Source: an optimization exercise on an open RTL-to-GDS flow (aim: small area and a short achievable clock period). Production flows keep margins and buffers that such runs may drop. In this exercise RTL edits were held to simulation tests only and were not proved equivalent to the original. No activity file was given, so power comes from the tool's default toggle rates.

<file path="flow/constraint.sdc">
create_clock -name core_clock -period 5.5 [get_ports {PCLK}]
set_input_delay 1.1000 -clock core_clock [delete_from_list [all_inputs] [get_ports {PCLK}]]
set_output_delay 1.1000 -clock core_clock [all_outputs]
set_load 0.01 [all_outputs]
</file>
<file path="flow/design.v">
module slave_apb 
  ( input                    PCLK,       
    input                    PRESETn,    
    input                    PSELx,      
    input                    PENABLE,    
    input                    PWRITE,     
    input [8-1:0 ] PADDR,      
    input [8-1:0 ] PWDATA,     
    output reg [8-1:0 ]PRDATA      
  );
  parameter IDLE = 2'd0,SETUP = 2'd1,ENABLE = 2'd2;      
  reg [2 -1 :0] PSTATE,NSTATE;                   
  reg [8 -1 :0 ]SLAVE_MEM[0:2**8 -1];   
  always @ (posedge PCLK or negedge PRESETn)
  begin
    if (!PRESETn)
    PSTATE <= IDLE;
    else
    PSTATE <= NSTATE;
  end
  always @ (PCLK or PSELx or PENABLE or PSTATE )
  begin
    case (PSTATE)
     IDLE : begin
	     if (PSELx == 1'b1 )
             NSTATE = SETUP;
             else
      	     NSTATE = IDLE;
	    end
     SETUP: begin
             NSTATE = ENABLE;
            end
     ENABLE:begin
	     if (PSELx == 1'b1) 
	        NSTATE = SETUP;
	     else 
	        NSTATE = IDLE;
             end 
    default:begin
	     NSTATE = IDLE;
	    end
      endcase	       
  end
  always @ ( posedge PCLK or negedge PRESETn)
  begin
    if (!PRESETn)
       PRDATA <= 0;
    else
    begin	    
    case (PSTATE)
    IDLE  :PRDATA <= 0;
    SETUP :PRDATA <= 0; 
    ENABLE:begin
	   if (PWRITE == 1'b1)
             SLAVE_MEM[PADDR] <= PWDATA;
           else 
             PRDATA <= SLAVE_MEM[PADDR];
           end
    default:begin
	     PRDATA <= 0; 
            end
    endcase
    end
  end
endmodule
</file>
<file path="flow/run.sh">
#!/bin/bash
# synth_recipe.tcl (not shown) runs the flow's synth.tcl, then flattens the netlist and writes it again
# the make line also repeats each setting of config.mk as NAME=value (left out here)
make -C /OpenROAD-flow-scripts/flow DESIGN_CONFIG=/design/flow/config.mk WORK_HOME=/design/flow/orfs CLKGATE_MAP_FILE= SYNTH_SCRIPT=/design/flow/synth_recipe.tcl finish
</file>
<file path="flow/config.mk">
export PLATFORM = sky130hd
export DESIGN_NAME = slave_apb
export DESIGN_NICKNAME = slave_apb
export VERILOG_FILES = /design/flow/design.v
export SDC_FILE = /design/flow/constraint.sdc
export NUM_CORES = 4
export LEC_CHECK = 0
export CAP_MARGIN = 20
export CORE_MARGIN = 2
export CORE_UTILIZATION = 50
export SLEW_MARGIN = 20
</file>
### Metal 3

Scale bar: 100 um.
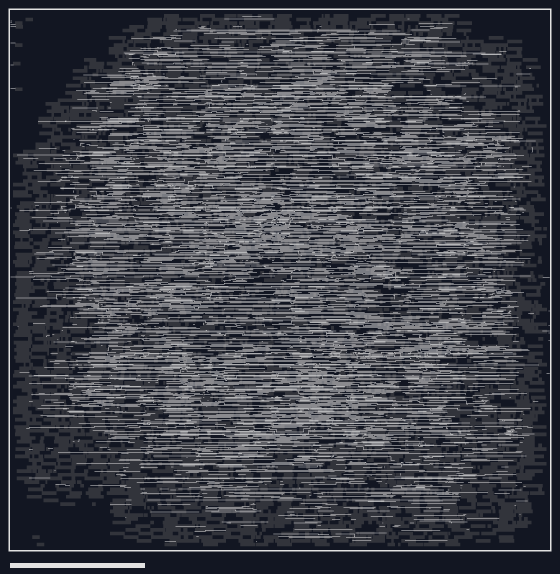
share of all routed wire: 18%
main direction: horizontal
longest straight run: 231 um
nets with wire on the layer: 1224

==> qor.csv <==
metric,value,unit
overflow,0,
seq_power_share,0.529,
power_switching,7400,uW
syn_nets,4903,
yosys.area_share.simple,0.0953,
seq_power,17300,uW
fill_cells,11800,
synth_top_family_by_area,simple AND/OR/NAND/NOR gates,
powerComb,1350,uW
synth_compound_area_frac,0.0943,
timing.critical_path.buf_inv,3,
cts_setup_buffers,0,
synthMuxAreaShare,0.000255,
swShare,0.227,
status,"complete, no violations",
seq_area_frac_synth,0.787,
placed_area,86200,um2
grt_usage,0.486,
synth_xor_area_frac,0,
avgSynthCellArea,16.1,um2
fin_skew,0.0343,ns
chipHeight,400,um
worst_pin_slew,1.35,ns
rsz0062_at_grt,false,
maxPowerGroup,registers,
grt_antenna_before_repair,50,
synthMostInstantiatedCell,edfxtp_1,
synth_commonest_cells,"2048 x edfxtp_1, 556 x nand3_1, 427 x a22oi_1, 255 x nor2_1, 176 x nand4_1",
cts-resized-gates,0,
vias_per_cell,7.65,
dp_hpwl,260000,um
combPwrFrac,0.041,
### Routing congestion map

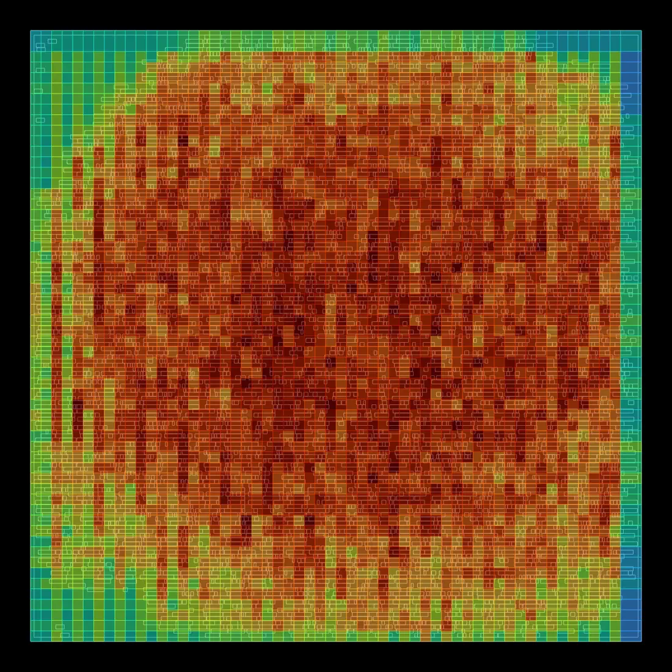
grt met2 use: 0.643
wire per inst: 50.9 um
GR peak layer: met2

-- metal layers --
layer,vias up,wire (um),global-route usage
met2,6545,154000,0.643
met4,50,36500,0.349
met5,-,414,0
li1,21200,-,-
met3,1537,70800,0.239
met1,29300,129000,0.615
-- cell families after synthesis --
logic type	count (synthesis)
and+or+nand+nor	1417
AOI/OAI and AO/OA	1002
muxes	2
buffers and inverters	403
DFF	2058
-- path summary, 6_finish.rpt --
check / startpoint / to / slack [ns] / cells past startpoint
setup / recovery: PADDR[4] / PRDATA[6] / 0.59 / 10
hold / removal: PSTATE[1] / PSTATE[1] / 0.43 / 1
setup reg to reg: PSTATE[1] / PRDATA[6] / 1.85 / 9
hold reg to reg: PSTATE[1] / PSTATE[1] / 0.43 / 1
max in group asynchronous: PRESETn / PRDATA[0] / 4.39 / 2
min in group asynchronous: PRESETn / PRDATA[6] / 0.54 / 1
-- through the flow --
stage	total power [uW]	worst slack (ns)	instances	util	hold WS, ns
after floorplan	17900	1.76	4882	-	0.410
after global placement	18800	0.128	7253	0.553	0.426
after detailed placement	18800	0.150	7253	0.553	0.430
after CTS	32400	1.03	7644	0.595	0.438
after global routing	33100	0.794	7646	0.595	0.456
final	32600	0.588	7674	0.595	0.433
-- sequential cells by signal, summed over array words and instances, names as in the netlist --
name / count
PRDATA: 8
SLAVE_MEM: 2048
PSTATE: 2
-- worst register-to-register path, cell delays in order (launching register included) --
cell and delay, ns:
dfrtp_1 0.38, and3b_1 0.21, buf_4 0.26, a32oi_1 0.44, o21ai_0 0.14, or4_1 0.59, or3_1 0.42, nor4_1 0.77
buf_4 0.23, a21oi_1 0.06
-- layout by cell type, fill, tap and decap left out, types with 36 or more instances in the layout --
cell,netlist,routed
clkinv_1,0,57
a221oi_1,36,36
nor3_1,100,48
nor3_2,0,51
nand4_1,176,176
buf_4,12,612
nor2_1,255,254
clkbuf_16,0,210
nand3_1,556,556
o22ai_1,139,139
nor4_1,85,83
a32oi_1,119,119
nand2_1,99,98
clkbuf_1,153,61
edfxtp_1,2048,2048
a22o_1,70,70
a21oi_1,126,126
buf_12,0,76
a22oi_1,427,427
-- cell type report --
type	count	area (um2)	area share
sequential	2058	61700	0.665
multi-input combinational	2421	15500	0.167
timing repair buffer	715	6390	0.0688
clock buffer	272	5500	0.0592
tap	2058	2570	0.0277
clock inverter	119	1060	0.0114
antenna	30	75.1	0.000808
inverter	1	3.75	0.0000404

## static timing again, ports no longer ideal
The flow's constraints put no driver on any port. The routed layout listed below was extracted and timed again, unchanged, in two steps.
Step 1 sets driving cells, clkbuf_16 on the clock port and buf_2 on the other inputs (assumed; they add their load-dependent delay and slew).
Step 2, shift: input delay + t, output delay - t, t = (earliest + latest rising clock arrival at the registers) / 2. This alone moves slack from input paths to output paths.
a / b / c = no drivers / after step 1 / after step 2; a / b = the first two.
t (ns): 0.951
slack for setup (ns): 0.588 / 0.640 / -0.311
cell pins on the clock port's net: 1
With both steps, setup timing fails in this run, where it was met with ideal ports. For this run, drivers alone change the setup slack by +0.052 ns; drivers and shift together by -0.899 ns.
